Source: an optimization exercise on an open RTL-to-GDS flow (aim: small area). Production flows keep margins and buffers that such runs may drop. The RTL was checked by simulation tests, not by an equivalence proof against the original design. The series may have gaps, and a smaller design here may also do less where the tests do not look. No activity file was given, so power comes from the tool's default toggle rates.

<file path="design/flow/run.sh">
#!/bin/bash
# synth_recipe.tcl (not shown) runs the flow's synth.tcl, then flattens the netlist and writes it again
# the make line also repeats each setting of config.mk as NAME=value (left out here)
make -C /OpenROAD-flow-scripts/flow DESIGN_CONFIG=/design/flow/config.mk WORK_HOME=/design/flow/orfs CLKGATE_MAP_FILE= SYNTH_SCRIPT=/design/flow/synth_recipe.tcl finish
</file>
<file path="design/flow/design.v">
`timescale 1ns / 1ps
module ALU(
    input [2:0] opcode,
    input [7:0] in1,
    input [7:0] in2,
    output reg [7:0] result
    );
    always @(*) begin
        case(opcode)
            3'b000: result = in1 ^ in2;
            3'b001: result = in1 & in2;
            3'b010: result = in1 | in2;
            3'b011: result = in1 + in2;
            3'b100: result = in1 + ((~in2) + 8'b1);  
            default: result = 8'b0;
        endcase
    end
endmodule
`timescale 1ns / 1ps
module BCDtoSevenSeg(
    input [3:0] an,
    output reg [6:0] disp
    );
   always @ (*) begin
    case (an)
        0: disp=7'b0000001;
        1: disp=7'b1001111;
        2: disp=7'b0010010;
        3: disp=7'b0000110;
        4: disp=7'b1001100;
        5: disp=7'b0100100;
        6: disp=7'b0100000;
        7: disp=7'b0001111;
        8: disp=7'b0000000;
        9: disp=7'b0000100;
        10: disp=7'b0001000;
        11: disp=7'b1100000;
        12: disp=7'b0110001;
        13: disp=7'b1000010;
        14: disp=7'b0110000;
        15: disp=7'b0111000;
    endcase
    end
endmodule
`timescale 1ns / 1ps
module DFF(
    input clk,
    input rst,
    input en,
    input D,
    output reg Q
    );
    always @ (posedge clk) begin
        if (rst)
            Q <= 1'b0;
        else if (en)
            Q <= D;
    end
endmodule
`timescale 1ns / 1ps
module DebounceCLK(
    input clkin,
    input rst,
    output reg clkout,
    output rise
    );
    reg [26:0]counter;
    assign rise = (counter == 2_500 - 1) & ~clkout;
    always @(posedge clkin) begin
        if(rst) begin
            counter <= 0;
            clkout <= 1'b0;
        end else if(counter == 2_500 - 1) begin
            counter <= 0;
            clkout <= ~clkout;
        end else
            counter <= counter + 1;
    end
endmodule
`timescale 1ns / 1ps
module Debouncer(
    input clk,
    input rst,
    input pushbutton_in,
    output pushbutton_out
    );
    wire slow_clk, slow_clk_en;
    wire Q1,Q2,Q2_bar;
    DebounceCLK u1(clk,rst,slow_clk,slow_clk_en);
    DFF d0(clk,rst,slow_clk_en,pushbutton_in,Q1);
    DFF d1(clk,rst,slow_clk_en,Q1,Q2);
    assign Q2_bar = ~Q2;
    assign pushbutton_out = Q1 & Q2_bar;
endmodule
`timescale 1ns / 1ps
module DisplayCLK(
    input clkin,
    input rst,
    output reg clkout
    );
    reg [20:0] counter;
    always @(posedge clkin) begin
        if(rst) begin
            counter <= 0;
            clkout <= 0;
        end else if(counter != 500 - 1) begin
            counter <= counter + 1;  
            clkout <= 0;  
        end else begin
            counter <= 0;  
            clkout <= 1;  
        end
    end 
endmodule
`timescale 1ns / 1ps
module DisplayTop(
    input clk,
    input rst,
    input [15:0] display_value,
    output [3:0] an,
    output [6:0] seg
    );
    wire clkout;
    wire [3:0] mux_out;
    wire [1:0] counter_out;
    Four_to_One_MUX a2 (display_value[3:0], display_value[7:4], display_value[11:8], display_value[15:12], counter_out, mux_out);
    DisplayCLK a3 (clk, rst, clkout);
    Two_bit_counter a4 (clk, rst, clkout, counter_out);
    Two_Four_Decoder a5 (counter_out, an);
    BCDtoSevenSeg a6 (mux_out, seg);
endmodule
`timescale 1ns / 1ps
module Four_to_One_MUX(
    input [3:0] A,
    input [3:0] B,
    input [3:0] C,
    input [3:0] D,
    input [1:0] selector,
    output [3:0] mux_out
    );
    assign mux_out = (selector == 0) ? A:
                      (selector == 1) ? B: 
                      (selector == 2) ? C:D;
endmodule
`timescale 1ns / 1ps
module Two_Four_Decoder(
    input [1:0] enable,
    output reg [3:0] an
    );
    always @(enable) begin
        case (enable)
            0: an = 4'b1110;
            1: an = 4'b1101;
            2: an = 4'b1011;
            3: an = 4'b0111; 
        endcase
    end
endmodule
`timescale 1ns / 1ps
module Two_bit_counter(
    input clk,
    input rst,
    input en,
    output [1:0] out
    );
    reg [1:0] temp;
    always @ (posedge clk) begin
        if (rst)
            temp <= 2'b00;
        else if (en)
            temp <= temp + 1;
    end
    assign out = temp;
endmodule
`timescale 1ns / 1ps
module FSM(
    input clk,
    input rst,
    input btnL,
    input btnR,
    input [7:0] sw,
    output [3:0] an,
    output [6:0] seg,
    output reg [3:0] led
    );
    parameter INONE = 2'b00;
    parameter INTWO = 2'b01;
    parameter OPERATION = 2'b10;
    parameter RESULT = 2'b11;
    reg [1:0] current_state;
    reg [1:0] next_state;
    reg [7:0] operand_one;
    reg [7:0] operand_two;
    reg [2:0] alu_op;
    wire [7:0] alu_result;
    ALU a0 (alu_op, operand_one, operand_two, alu_result);
    wire btnL_d;
    wire btnR_d;
    Debouncer c0 (clk, rst, btnL, btnL_d);
    Debouncer c1 (clk, rst, btnR, btnR_d);
    reg btnR_d_prev;
    always @(posedge clk) begin
        if(rst)
            btnR_d_prev <= 1'b0;
        else
            btnR_d_prev <= btnR_d;
    end
    wire btnR_rising_edge = btnR_d & ~btnR_d_prev;
    wire [15:0] display_val = (current_state != RESULT) ? {operand_two, operand_one}: {8'b0, alu_result};
    DisplayTop d0 (clk, rst, display_val, an, seg);
    always @(posedge clk) begin
        if(rst) begin
            current_state <= INONE;
        end else if(btnL_d) begin
            current_state <= INONE;
        end else
            current_state <= next_state;
    end
    always @(*) begin
        case (current_state)
            INONE: begin   
                    if(btnR_rising_edge)
                        next_state = INTWO;
                    else
                        next_state = INONE;
                    end
            INTWO:begin   
                    if(btnR_rising_edge)
                        next_state = OPERATION;
                     else
                        next_state = INTWO;
                  end
            OPERATION:begin   
                    if(btnR_rising_edge)
                        next_state = RESULT;
                    else
                        next_state = OPERATION;
                  end
            RESULT: begin  
                    if(btnL_d)
                        next_state = INONE;
                    else
                        next_state = RESULT;
                    end
            default: next_state = INONE;
        endcase
    end
    always @(posedge clk) begin
        if(rst) begin
            operand_one <= 0;
            operand_two <= 0;
            alu_op <= 0;
        end
        else if(current_state == INONE && next_state == INTWO) begin
            operand_one <= sw;
        end 
        else if(current_state == INTWO && next_state == OPERATION) begin
            operand_two <= sw;
        end
        else if(current_state == OPERATION && next_state == RESULT) begin
            alu_op <= sw[2:0];  
        end
        else if(current_state == RESULT && next_state == INONE) begin
            operand_one <= 0;
            operand_two <= 0;
            alu_op <= 0;
        end
    end
    always @(*) begin
        case(current_state)
            INONE:
                led = 4'b1;
            INTWO:
                led = 4'b10;
            OPERATION:
                led = 4'b100;
            RESULT:
                led = 4'b1000;
        endcase
    end
endmodule
</file>
<file path="design/flow/constraint.sdc">
create_clock -name core_clock -period 10.0 [get_ports {clk}]
set_input_delay 2.0000 -clock core_clock [delete_from_list [all_inputs] [get_ports {clk}]]
set_output_delay 2.0000 -clock core_clock [all_outputs]
set_load 0.01 [all_outputs]
</file>
<file path="design/flow/config.mk">
export PLATFORM = sky130hd
export DESIGN_NAME = FSM
export DESIGN_NICKNAME = FSM
export VERILOG_FILES = /design/flow/design.v
export SDC_FILE = /design/flow/constraint.sdc
export NUM_CORES = 4
export LEC_CHECK = 0
export CAP_MARGIN = 20
export CORE_MARGIN = 2
export CORE_UTILIZATION = 40
export SLEW_MARGIN = 20
</file>
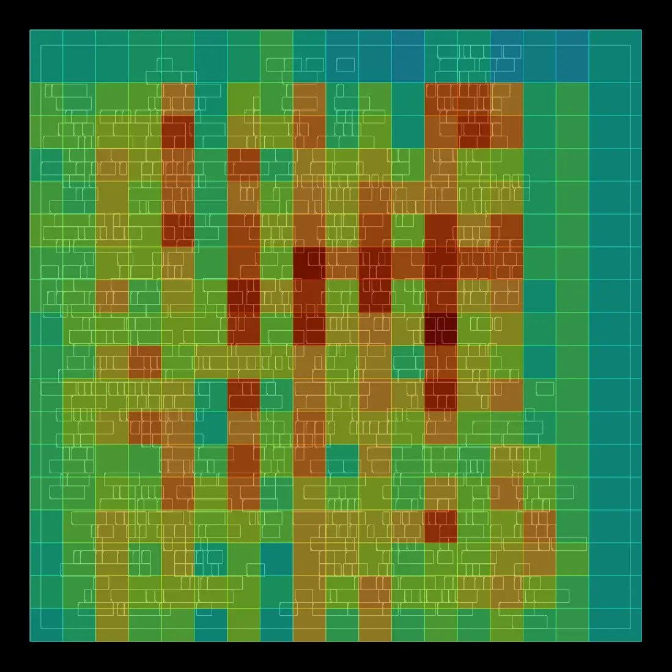
Fig. 1. Track usage over the die (run 1).
most used routing layer: met2
GR Util met1: 22.8%
routed length per instance: 14.6 µm
GRT Resource Usage Total: 17.6%

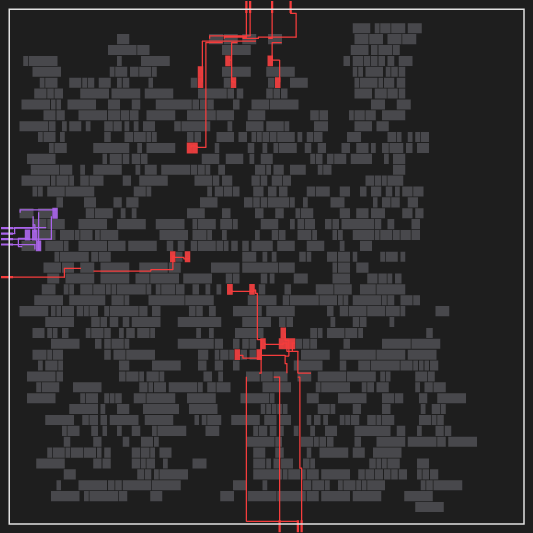
Fig. 2. Nets reached from selected ports (run 1).
Scale: 4 px per µm.
| colour | port | direction | end cells | wire |
|---|---|---|---|---|
| purple | an | output | 4 | 67.6 µm |
| red | sw | input | 19 | 392 µm |

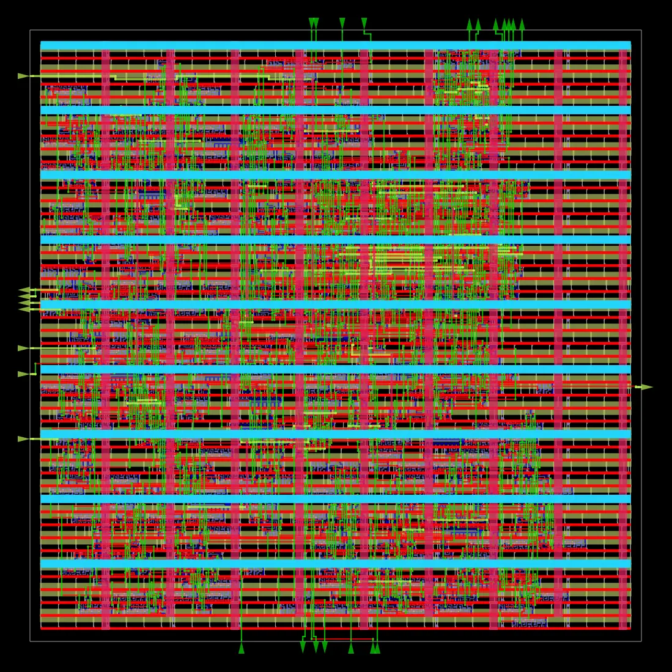
Fig. 3. Finished layout with every layer on (run 1).
die area: 16,500 µm²
drt total wl: 14.1 mm
DIE WIDTH: 128 µm
I/O Pins: 27
Final Core Density: 45.3%

==> results.py, run 1 <==
metrics = {
    "logic_synthesis": {
        "synth_edf_count": 0,
        "avgSynthCellArea_um2": 8.15,
        "synthCells": 759,
        "ys_async_sr_fraction_pct": 0,
        "ys.flop_type": "dfxtp_1",
        "synth_cell_types": 63,
        "yosys_warnings": 8,
        "syn_area_um2": 6180,
        "synth.ff_latch_count": 106,
        "ys_seq_area_share_pct": 34.3,
        "mappedNetlistNets": 814,
        "synth.largest_area_cell": "dfxtp_1",
        "synth_top_area_share_pct": 34.3,
        "synthTopCellsByArea": "dfxtp_1 (34%), ha_1 (8.3%), xor2_1 (6.7%), nor2_1 (6.5%), nand3_1 (4.7%)",
    },
    "worst_setup_path": {
        "cpMostUsedCell": "mux2i_1",
        "cp_slowest_cell": "clkdlybuf4s50_1",
        "end_kind": "output pin",
        "cpPeakStageDelay_ns": 0.49,
        "crit_type": "reg2out",
        "r2r_start": "d0.a3.counter[0]$_SDFF_PP0_",
        "cp.arrival_ns": 4.26,
        "worst_r2r_path_depth": 6,
        "start_kind": "flop",
        "path_buf_inv": 3,
        "r2r_end": "d0.a3.counter[2]$_SDFF_PP0_",
        "ff2ff_setup_slack_ns": 7.74,
        "crit_end": "seg[3]",
        "worstSetupStartpoint": "operand_two[0]$_SDFFE_PP0P_",
        "cp_top_family": "adder cells",
        "critical_path_depth": 14,
        "path_cells": "ha_1, inv_1, fa_1, and2b_2, o31ai_1, mux2i_1, nor2_1, o311a_1, nor2_1, inv_1, ha_1, mux2i_1, mux2i_1, clkdlybuf4s50_1",
        "crit_required_ns": 8.00,
        "path_max_fanout": 5,
    },
    "cells_and_area": {
        "fin_area_um2": 6860,
        "fin_nets": 827,
        "multi_input_area_um2": 3780,
        "seq_area_um2": 2120,
        "n_antenna_cell": 0,
        "area_delta_synth_final_pct": 10.9,
        "fin_cells": 965,
        "drive_gt1_share_pct": 5.28,
        "fillers": 1474,
    },
    "power_and_ir_drop": {
        "leakagePower_nw": 2.44,
        "p_per_area_nw_per_um2": 116,
        "internal-power_w": 0.000627,
        "power_frac_seq_pct": 53.7,
        "swShare_pct": 21.3,
        "ir_worst_vdd_uv": 131,
        "pwr-share-clk_pct": 43.8,
        "netSwitchingPower_w": 0.000170,
        "pwr-share-comb_pct": 2.4,
    },
    "clock_tree": {
        "clock-sinks": 106,
        "htree_levels": 3,
        "ctsResizeCount": 0,
        "cts_tree": "yes",
        "cts_buffer_depth": 2,
        "cts_buffers": 9,
        "root_buffer": "clkbuf_16",
        "clk_pin_slew_ns": 0.07,
        "insertion_delay_ns": 0.35,
        "hold_buffers": 0,
        "post-cts-setup-buffers": 0,
    },
    "route": {
        "drc": 0,
        "first_pass_iters": 6,
        "drt-initial-drc-count": 317,
        "ant_nets": 0,
        "vias": 5231,
        "viasPerCell": 5.42,
    },
    "timing": {
        "maxSlewHeadroom_pct": 54.2,
        "min_period_ns": 6.26,
        "fmax_mhz": 160,
        "hold_violations": 0,
        "rsz0062_at_grt": "false",
        "tightestPinTransition_ns": 0.686,
        "fin_worst_skew_ns": 0.00800,
        "final.period_utilization_pct": 62.6,
        "fin_setup_tns_ns": 0,
        "slew_violations": 0,
        "setup_violations": 0,
    },
    "placement": {
        "gp_congestion": 0.946,
        "hpwl_mm": 10.3,
        "placed_cells": 949,
        "portBuffers": 26,
        "place_area_um2": 6570,
    },
    "grt": {
        "grt_pass1_vias": 4986,
        "antenna_found_initial": 0,
        "grt_max_degree": 35,
        "grt_overflow": 0,
        "grt_pass1_wl_mm": 23.5,
    },
    "hold_path": {
        "hp-class": "reg2reg",
    },
    "floorplanning": {
        "start_util_pct": 40.8,
        "rows": 45,
        "core_um2": 15100,
    },
    "run": {
        "maxCapViolCount": 0,
    },
    "outcome": {
        "status": "complete, no violations",
    },
}
run 1: per-stage QoR:
step                setup WS [ns]  power [W]  hold WS, ns
global placement             4.31   0.000457        0.429
global route                 3.48   0.000829        0.484
detailed placement           4.14   0.000457        0.434
floorplan                    4.99   0.000449        0.418
CTS                          3.75   0.000808        0.447
finish                       3.74   0.000796        0.444
run 1: registers in the layout, indices dropped and copies added (netlist names):
| name | count |
|---|---|
| operand_one | 8 |
| d0.a3.clkout | 1 |
| operand_two | 8 |
| current_state | 2 |
| alu_op | 3 |
| c0.d1.Q | 1 |
| btnR_d_prev | 1 |
| d0.a4.temp | 2 |
| c1.u1.counter | 27 |
| d0.a3.counter | 21 |
| c1.d1.Q | 1 |
| c0.u1.clkout | 1 |
| c1.u1.clkout | 1 |
| c1.d0.Q | 1 |
| c0.d0.Q | 1 |
| c0.u1.counter | 27 |
run 1: per-layer routing:
metal | vias up | GRT usage, % | share of wire [%]
met4 | 0 | 6.27 | 1.6
met5 | - | 0 | 0
met2 | 92 | 29.7 | 48
li1 | 2652 | - | -
met1 | 2470 | 22.8 | 47
met3 | 17 | 3.04 | 3.8
run 1: cells by family (layout without fill, tap and decap cells):
family	after synthesis	after routing	synth area share [%]
multiplexers	19	19	3.32
adder cells (fa/ha/maj)	43	43	8.94
AO/OA/AOI/OAI	107	107	11.5
AND/OR/NAND/NOR	349	349	27.6
flip-flops	106	106	34.3
buffers and inverters	66	84	4.51
XOR/XNOR	69	69	9.77
run 1: synthesized netlist by cell type, types with 3 or more instances:
cell type,number
nor2_1,107
dfxtp_1,106
nand2_1,66
nand3_1,58
xor2_1,47
a21oi_1,42
ha_1,41
inv_1,40
xnor2_1,22
o21ai_0,20
clkbuf_1,18
nor4_1,18
nand4_1,17
mux2i_1,16
nor3_1,16
or3_1,11
nor2b_1,10
and4_1,8
o211ai_1,8
or2_2,8
and3_1,7
nand2b_1,6
and2_1,4
buf_2,4
buf_6,3
nor3b_1,3
o21a_1,3
o21bai_1,3
o22ai_1,3
run 1: worst register-to-register path: stages (launching register included):
cell and delay, ns:
dfxtp_1 0.36, ha_1 0.21, or4b_2 0.59, nor4_1 0.23, and4_1 0.27, or2_2 0.37
nor2_1 0.10
run 1: worst min-delay path by stage:
stage                                start                          end  slack [ns]  depth (start not counted)
6_report       c0.u1.counter[0]$_SDFF_PP0_  c0.u1.counter[0]$_SDFF_PP0_        0.44                          1
3_5_place_dp   c0.u1.counter[0]$_SDFF_PP0_  c0.u1.counter[0]$_SDFF_PP0_        0.43                          1
2_1_floorplan  c0.u1.counter[0]$_SDFF_PP0_  c0.u1.counter[0]$_SDFF_PP0_        0.42                          1
5_1_grt        c0.u1.counter[0]$_SDFF_PP0_  c0.u1.counter[0]$_SDFF_PP0_        0.48                          1
3_3_place_gp   c0.u1.counter[0]$_SDFF_PP0_  c0.u1.counter[0]$_SDFF_PP0_        0.43                          1
4_1_cts        c0.u1.counter[0]$_SDFF_PP0_  c0.u1.counter[0]$_SDFF_PP0_        0.45                          1
run 1: layout by cell type (no fill, tap or decap), types with 6 or more instances in the layout:
| cell type | count |
|---|---|
| o21ai_0 | 20 |
| and4_1 | 8 |
| clkbuf_16 | 9 |
| nor2_1 | 107 |
| or3_1 | 11 |
| clkdlybuf4s50_1 | 26 |
| xnor2_1 | 22 |
| nor4_1 | 18 |
| nor3_1 | 16 |
| o211ai_1 | 8 |
| nand2b_1 | 6 |
| dfxtp_1 | 106 |
| and3_1 | 7 |
| mux2i_1 | 16 |
| xor2_1 | 47 |
| nand3_1 | 58 |
| nor2b_1 | 10 |
| inv_1 | 40 |
| a21oi_1 | 42 |
| ha_1 | 41 |
| nand4_1 | 17 |
| nand2_1 | 66 |
| or2_2 | 8 |
run 1: power groups by stage:
| stage | Clock [W] | Combinational, W | Sequential [W] |
|---|---|---|---|
| after floorplan | 0 | 0.0000120 | 0.000437 |
| after global placement | 0 | 0.0000191 | 0.000438 |
| after detailed placement | 0 | 0.0000196 | 0.000438 |
| after CTS | 0.000360 | 0.0000197 | 0.000428 |
| after global routing | 0.000378 | 0.0000221 | 0.000428 |
| final | 0.000349 | 0.0000193 | 0.000428 |
run 1: cell type report:
type                            count  share of cell area (%)
Multi-Input combinational cell    587                    55.2
Sequential cell                   106                    30.9
Timing Repair Buffer               28                    4.01
Tap cell                          188                    3.43
Clock buffer                        9                    3.28
Inverter                           40                    2.19
Clock inverter                      7                   0.985
==> run 2: changes to the inputs <==
==> design/flow/design.v (replaced) <==
`timescale 1ns / 1ps
module FSM(
    input clk,
    input rst,
    input btnL,
    input btnR,
    input [7:0] sw,
    output [3:0] an,
    output reg [6:0] seg,
    output reg [3:0] led
    );
    reg [8:0] d;
    reg [2:0] q5;
    reg [1:0] dig;
    wire wrap = (d == 9'd499);
    wire rise = (d == 9'd498) & (q5 == 3'd4) & ~dig[0];
    always @(posedge clk) begin
        if (rst) begin
            d   <= 9'h1ff;
            q5  <= 3'd0;
            dig <= 2'd0;
        end else begin
            d <= wrap ? 9'd0 : d + 9'd1;
            if (wrap) begin
                q5  <= (q5 == 3'd4) ? 3'd0 : q5 + 3'd1;
                dig <= dig + 2'd1;
            end
        end
    end
    reg q1l, dl, q1r, pr;
    always @(posedge clk) begin
        if (rst) begin
            q1l <= 1'b0;
            dl  <= 1'b0;
            q1r <= 1'b0;
        end else if (rise) begin
            q1l <= btnL;
            dl  <= btnL & ~q1l;
            q1r <= btnR;
        end
    end
    always @(posedge clk)
        pr <= ~rst & rise & btnR & ~q1r;
    reg [1:0] s;
    reg [7:0] op1, op2;
    reg [7:0] alu;
    always @(*) begin
        case (sw[2:0])
            3'd0: alu = op1 ^ op2;
            3'd1: alu = op1 & op2;
            3'd2: alu = op1 | op2;
            3'd3: alu = op1 + op2;
            3'd4: alu = op1 - op2;
            default: alu = 8'd0;
        endcase
    end
    always @(posedge clk) begin
        if (rst) begin
            s   <= 2'd0;
            op1 <= 8'd0;
            op2 <= 8'd0;
        end else begin
            if (dl)
                s <= 2'd0;
            else if (pr && s != 2'd3)
                s <= s + 2'd1;
            case (s)
                2'd0: if (pr) op1 <= sw;
                2'd1: if (pr) op2 <= sw;
                2'd2: if (pr && !dl) begin
                          op1 <= alu;
                          op2 <= 8'd0;
                      end
                2'd3: if (dl) begin
                          op1 <= 8'd0;
                          op2 <= 8'd0;
                      end
            endcase
        end
    end
    always @(*) begin
        case (s)
            2'd0: led = 4'b0001;
            2'd1: led = 4'b0010;
            2'd2: led = 4'b0100;
            2'd3: led = 4'b1000;
        endcase
    end
    reg [3:0] nib;
    always @(*) begin
        case (dig)
            2'd0: nib = op1[3:0];
            2'd1: nib = op1[7:4];
            2'd2: nib = op2[3:0];
            2'd3: nib = op2[7:4];
        endcase
    end
    assign an = ~(4'b0001 << dig);
    always @(*) begin
        case (nib)
            4'h0: seg = 7'b0000001;
            4'h1: seg = 7'b1001111;
            4'h2: seg = 7'b0010010;
            4'h3: seg = 7'b0000110;
            4'h4: seg = 7'b1001100;
            4'h5: seg = 7'b0100100;
            4'h6: seg = 7'b0100000;
            4'h7: seg = 7'b0001111;
            4'h8: seg = 7'b0000000;
            4'h9: seg = 7'b0000100;
            4'ha: seg = 7'b0001000;
            4'hb: seg = 7'b1100000;
            4'hc: seg = 7'b0110001;
            4'hd: seg = 7'b1000010;
            4'he: seg = 7'b0110000;
            4'hf: seg = 7'b0111000;
        endcase
    end
endmodule
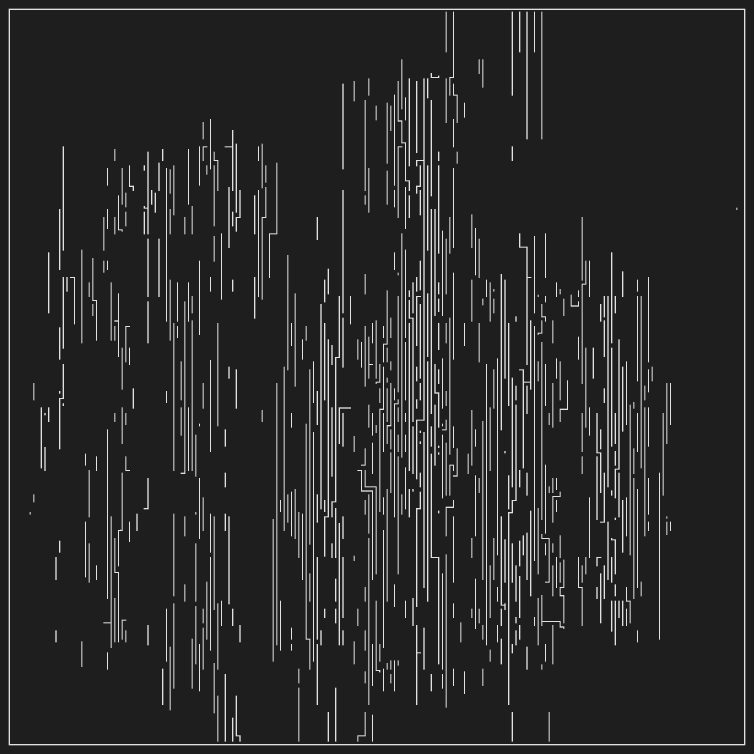
Fig. 4. M2 wires (run 2).
Scale: 8 px per µm.
main direction: vertical
wire length on this layer: 3,430 µm
share of all routed wire: 46%

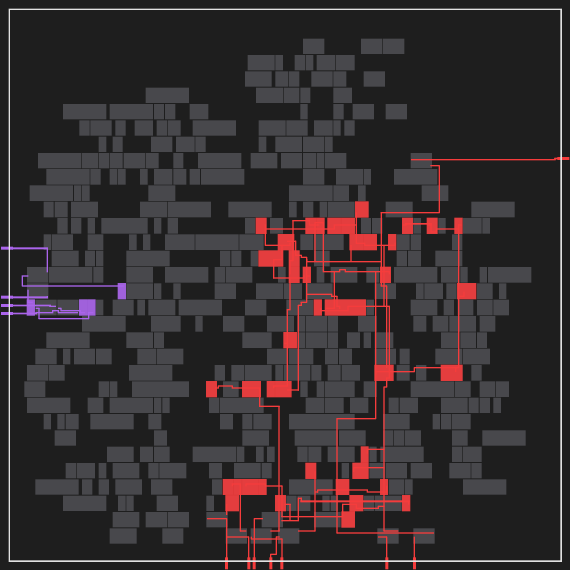
Fig. 5. Nets reached from selected ports (run 2).
Scale: 6 px per µm.
| colour | port | direction | end cells | wire |
|---|---|---|---|---|
| red | sw | input | 42 | 620 µm |
| purple | an | output | 4 | 73.9 µm |

==> results.py, run 2 <==
metrics = {
    "clock_tree": {
        "htree_levels": 2,
        "clk_pin_slew_ns": 0.08,
        "cts_buffer_depth": 2,
        "clock-sinks": 36,
        "post-cts-setup-buffers": 0,
        "root_buffer": "clkbuf_8",
        "cts_tree": "yes",
        "ctsResizeCount": 0,
        "cts_buffers": 5,
        "insertion_delay_ns": 0.30,
        "hold_buffers": 0,
    },
    "placement": {
        "portBuffers": 26,
        "post-place-ws_ns": 4.75,
        "place_area_um2": 3400,
        "hpwl_mm": 5.48,
        "gp_congestion": 0.891,
    },
    "logic_synthesis": {
        "avgSynthCellArea_um2": 8.23,
        "syn_area_um2": 3080,
        "synth.most_common_cell": "ha_1",
        "synth_commonest_cells": "ha_1 (44), dfxtp_1 (36), inv_1 (34)",
        "synth_edf_count": 0,
        "synthTopCellsByArea": "dfxtp_1 (23%), ha_1 (18%), a21oi_1 (4.2%), mux2i_1 (4.2%), inv_1 (4.1%)",
        "ys_seq_area_share_pct": 23.4,
        "yosys_warnings": 1,
        "synth_cell_types": 56,
        "ys.flop_type": "dfxtp_1",
        "synth.largest_area_cell": "dfxtp_1",
        "synthCells": 374,
        "mappedNetlistNets": 431,
        "ys_async_sr_fraction_pct": 0,
        "synth_top_area_share_pct": 23.4,
        "synth.ff_latch_count": 36,
    },
    "timing": {
        "setup_ws_ns": 4.98,
        "fin_setup_tns_ns": 0,
        "hold_violations": 0,
        "setup_violations": 0,
        "min_period_ns": 5.02,
        "final.period_utilization_pct": 50.2,
        "tightestPinTransition_ns": 0.955,
        "slew_violations": 0,
        "fin_worst_skew_ns": 0.00704,
        "maxSlewHeadroom_pct": 36.1,
        "rsz0062_at_grt": "false",
        "fmax_mhz": 199,
    },
    "worst_setup_path": {
        "crit_required_ns": 8.00,
        "cp.arrival_ns": 3.02,
        "crit_type": "reg2out",
        "path_max_fanout": 6,
        "start_kind": "flop",
        "end_kind": "output pin",
        "worst_r2r_path_depth": 9,
    },
    "cells_and_area": {
        "regMostFlops": "d",
        "n_antenna_cell": 0,
        "drive_gt1_share_pct": 6.58,
        "layout_common_cells": "ha_1 (44), dfxtp_1 (36), inv_1 (34)",
        "final_common_cell": "ha_1",
        "top_regs": "d (9), op1 (8), op2 (8)",
        "area_delta_synth_final_pct": 14.3,
        "fin_nets": 451,
        "fin_area_um2": 3520,
        "largest_reg_flops": 9,
    },
    "route": {
        "top_layer_used": "met4",
        "vias": 2729,
        "post_drt_wl_per_cell_um": 15.0,
        "drt-initial-drc-count": 212,
        "routed_wl_mm": 7.39,
        "routed-wl-met2_mm": 3.43,
        "drc": 0,
        "ant_nets": 0,
        "drt-met1-wl_mm": 3.57,
        "wl_met3_um": 325,
        "viasPerCell": 5.52,
        "first_pass_iters": 5,
    },
    "power_and_ir_drop": {
        "p_per_area_nw_per_um2": 97.6,
        "ir_worst_vdd_uv": 75.2,
        "leakagePower_nw": 1.32,
        "finalPower_w": 0.000343,
    },
    "grt": {
        "grt_pass1_vias": 2591,
        "antenna_found_initial": 0,
        "grt_util_all_layers_pct": 18.5,
        "grt_overflow": 0,
        "grt_max_degree": 27,
        "grt_pass1_wl_mm": 12.6,
    },
    "floorplanning": {
        "io_pins": 27,
        "die_width_um": 91.7,
        "dieArea_um2": 8420,
        "core_um2": 7370,
        "start_util_pct": 41.8,
    },
    "hold_path": {
        "hold_path_depth": 2,
        "hp-class": "reg2reg",
    },
    "run": {
        "maxCapViolCount": 0,
    },
    "outcome": {
        "status": "complete, no violations",
    },
}
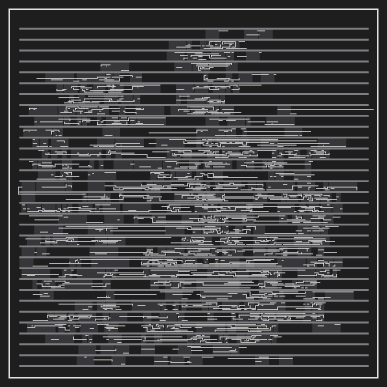
Fig. 6. Met1 routing (run 2).
Scale: 4 px per µm. Supply wires on this layer in grey. Cells faint in the background.
share of all routed wire: 48%
nets with wire on the layer: 405
wire length on this layer: 3,570 µm

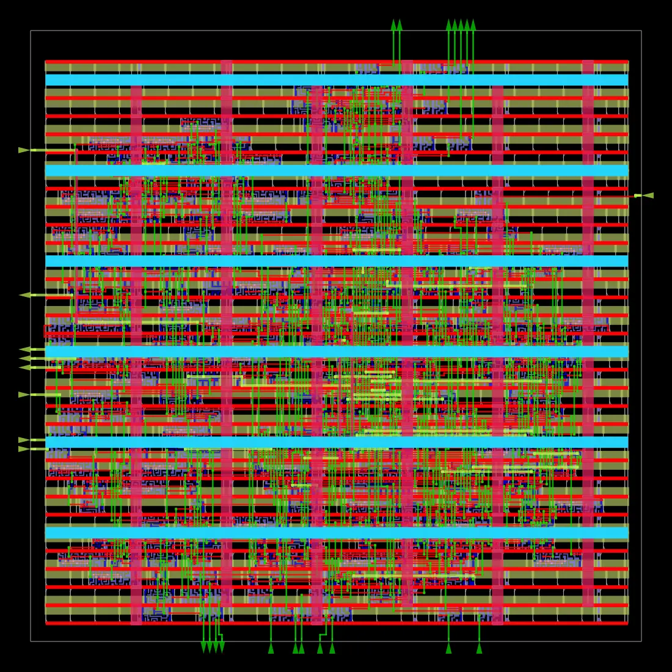
Fig. 7. Finished layout with every layer on (run 2).
Non-Filler Instances: 494
die height: 91.7 µm
row cnt: 31

[run 2: cell count changes after synthesis, moves of 11 or more]
cell      delta
nor2_1      -85
a21oi_1     -16
dfxtp_1     -70
nand2_1     -42
nand3_1     -43
or3_1       -11
nand4_1     -17
xor2_1      -45
xnor2_1     -11
nor4_1      -18
clkbuf_1    -11
[run 2: report_power, final]
group	switching, W	internal (W)
clock network	0.0000597	0.0000739
registers	0.00000856	0.000152
logic	0.0000273	0.0000220
total	0.0000955	0.000248
[run 2: worst paths after layout]
check                       from                  end  slack [ns]
max          dig[0]$_SDFFE_PP0N_               seg[3]        4.98
min           q5[2]$_SDFFE_PP0N_   q5[2]$_SDFFE_PP0N_        0.48
max reg2reg  op2[0]$_SDFFE_PP0P_  op1[5]$_SDFFE_PP0P_        7.41
min reg2reg   q5[2]$_SDFFE_PP0N_   q5[2]$_SDFFE_PP0N_        0.48
[run 2: through the flow]
| step | utilization (%) | hold WS (ns) | std cells |
|---|---|---|---|
| finish | 47.7 | 0.485 | 494 |
| global route | 47.7 | 0.538 | 494 |
| CTS | 47.7 | 0.491 | 494 |
| detailed placement | 46.1 | 0.478 | 486 |
| global placement | 46.1 | 0.465 | 486 |
| floorplan | - | 0.451 | 374 |
[run 2: layout make-up]
cell class / count / area, µm²
fillers: 740 / 3850
multi-input cells: 290 / 2170
well taps: 99 / 124
inverters: 34 / 128
flip-flops and latches: 36 / 721
clock inverters: 3 / 42.5
repair buffers: 27 / 268
clock buffers: 5 / 68.8
[run 2: cell families after synthesis]
kind of cell / count (synthesis) / share of synthesized area, %
AOI/OAI and AO/OA: 97 / 21.3
buffers and inverters: 48 / 6.42
adders and majority gates: 45 / 18.5
muxes: 16 / 5.32
and+or+nand+nor: 119 / 21.4
xor gates and xnor gates: 13 / 3.70
DFF: 36 / 23.4
[run 2: critical path, stage by stage, from the launching register on]
cell             delay [ns]
dfxtp_1                0.41
inv_1                  0.12
ha_1                   0.30
a222oi_1               0.36
mux2i_1                0.27
inv_1                  0.16
ha_1                   0.26
mux2i_1                0.10
a21oi_1                0.18
clkdlybuf4s50_1        0.55
[run 2: per-layer routing]
metal	global-route usage, %	up-vias
met5	0	-
met4	4.23	0
met3	2.30	7
met2	31.4	59
met1	25.0	1296
li1	-	1367

## port drivers added, routing unchanged
The flow's constraints put no driver on any port. The routed layouts listed below were extracted and timed again, unchanged, in two steps.
Step 1: set_driving_cell puts a clkbuf_16 on clk and a buf_2 on each other input, an assumption about the parent block.
Step 2, shift: input delay + t, output delay - t, t = (earliest + latest rising clock arrival at the registers) / 2. This alone moves slack from input paths to output paths.
Slacks: ideal / step 1 / step 2; pairs: ideal / step 1.
run	shift t [ns]	setup slack, ns	worst register clock-pin slew, ns	worst data-port slew with drivers (ns)	cell pins on the clock port's net
run 1	0.388	3.739 / 3.697 / 4.085	0.07 / 0.07	0.05	1
run 2	0.321	4.981 / 4.952 / 4.740	0.08 / 0.08	0.04	1
After both steps setup and hold are still met in every run listed. The setup slack of run 2, which loses most, moves by -0.029 ns with the drivers and by -0.241 ns with both steps.
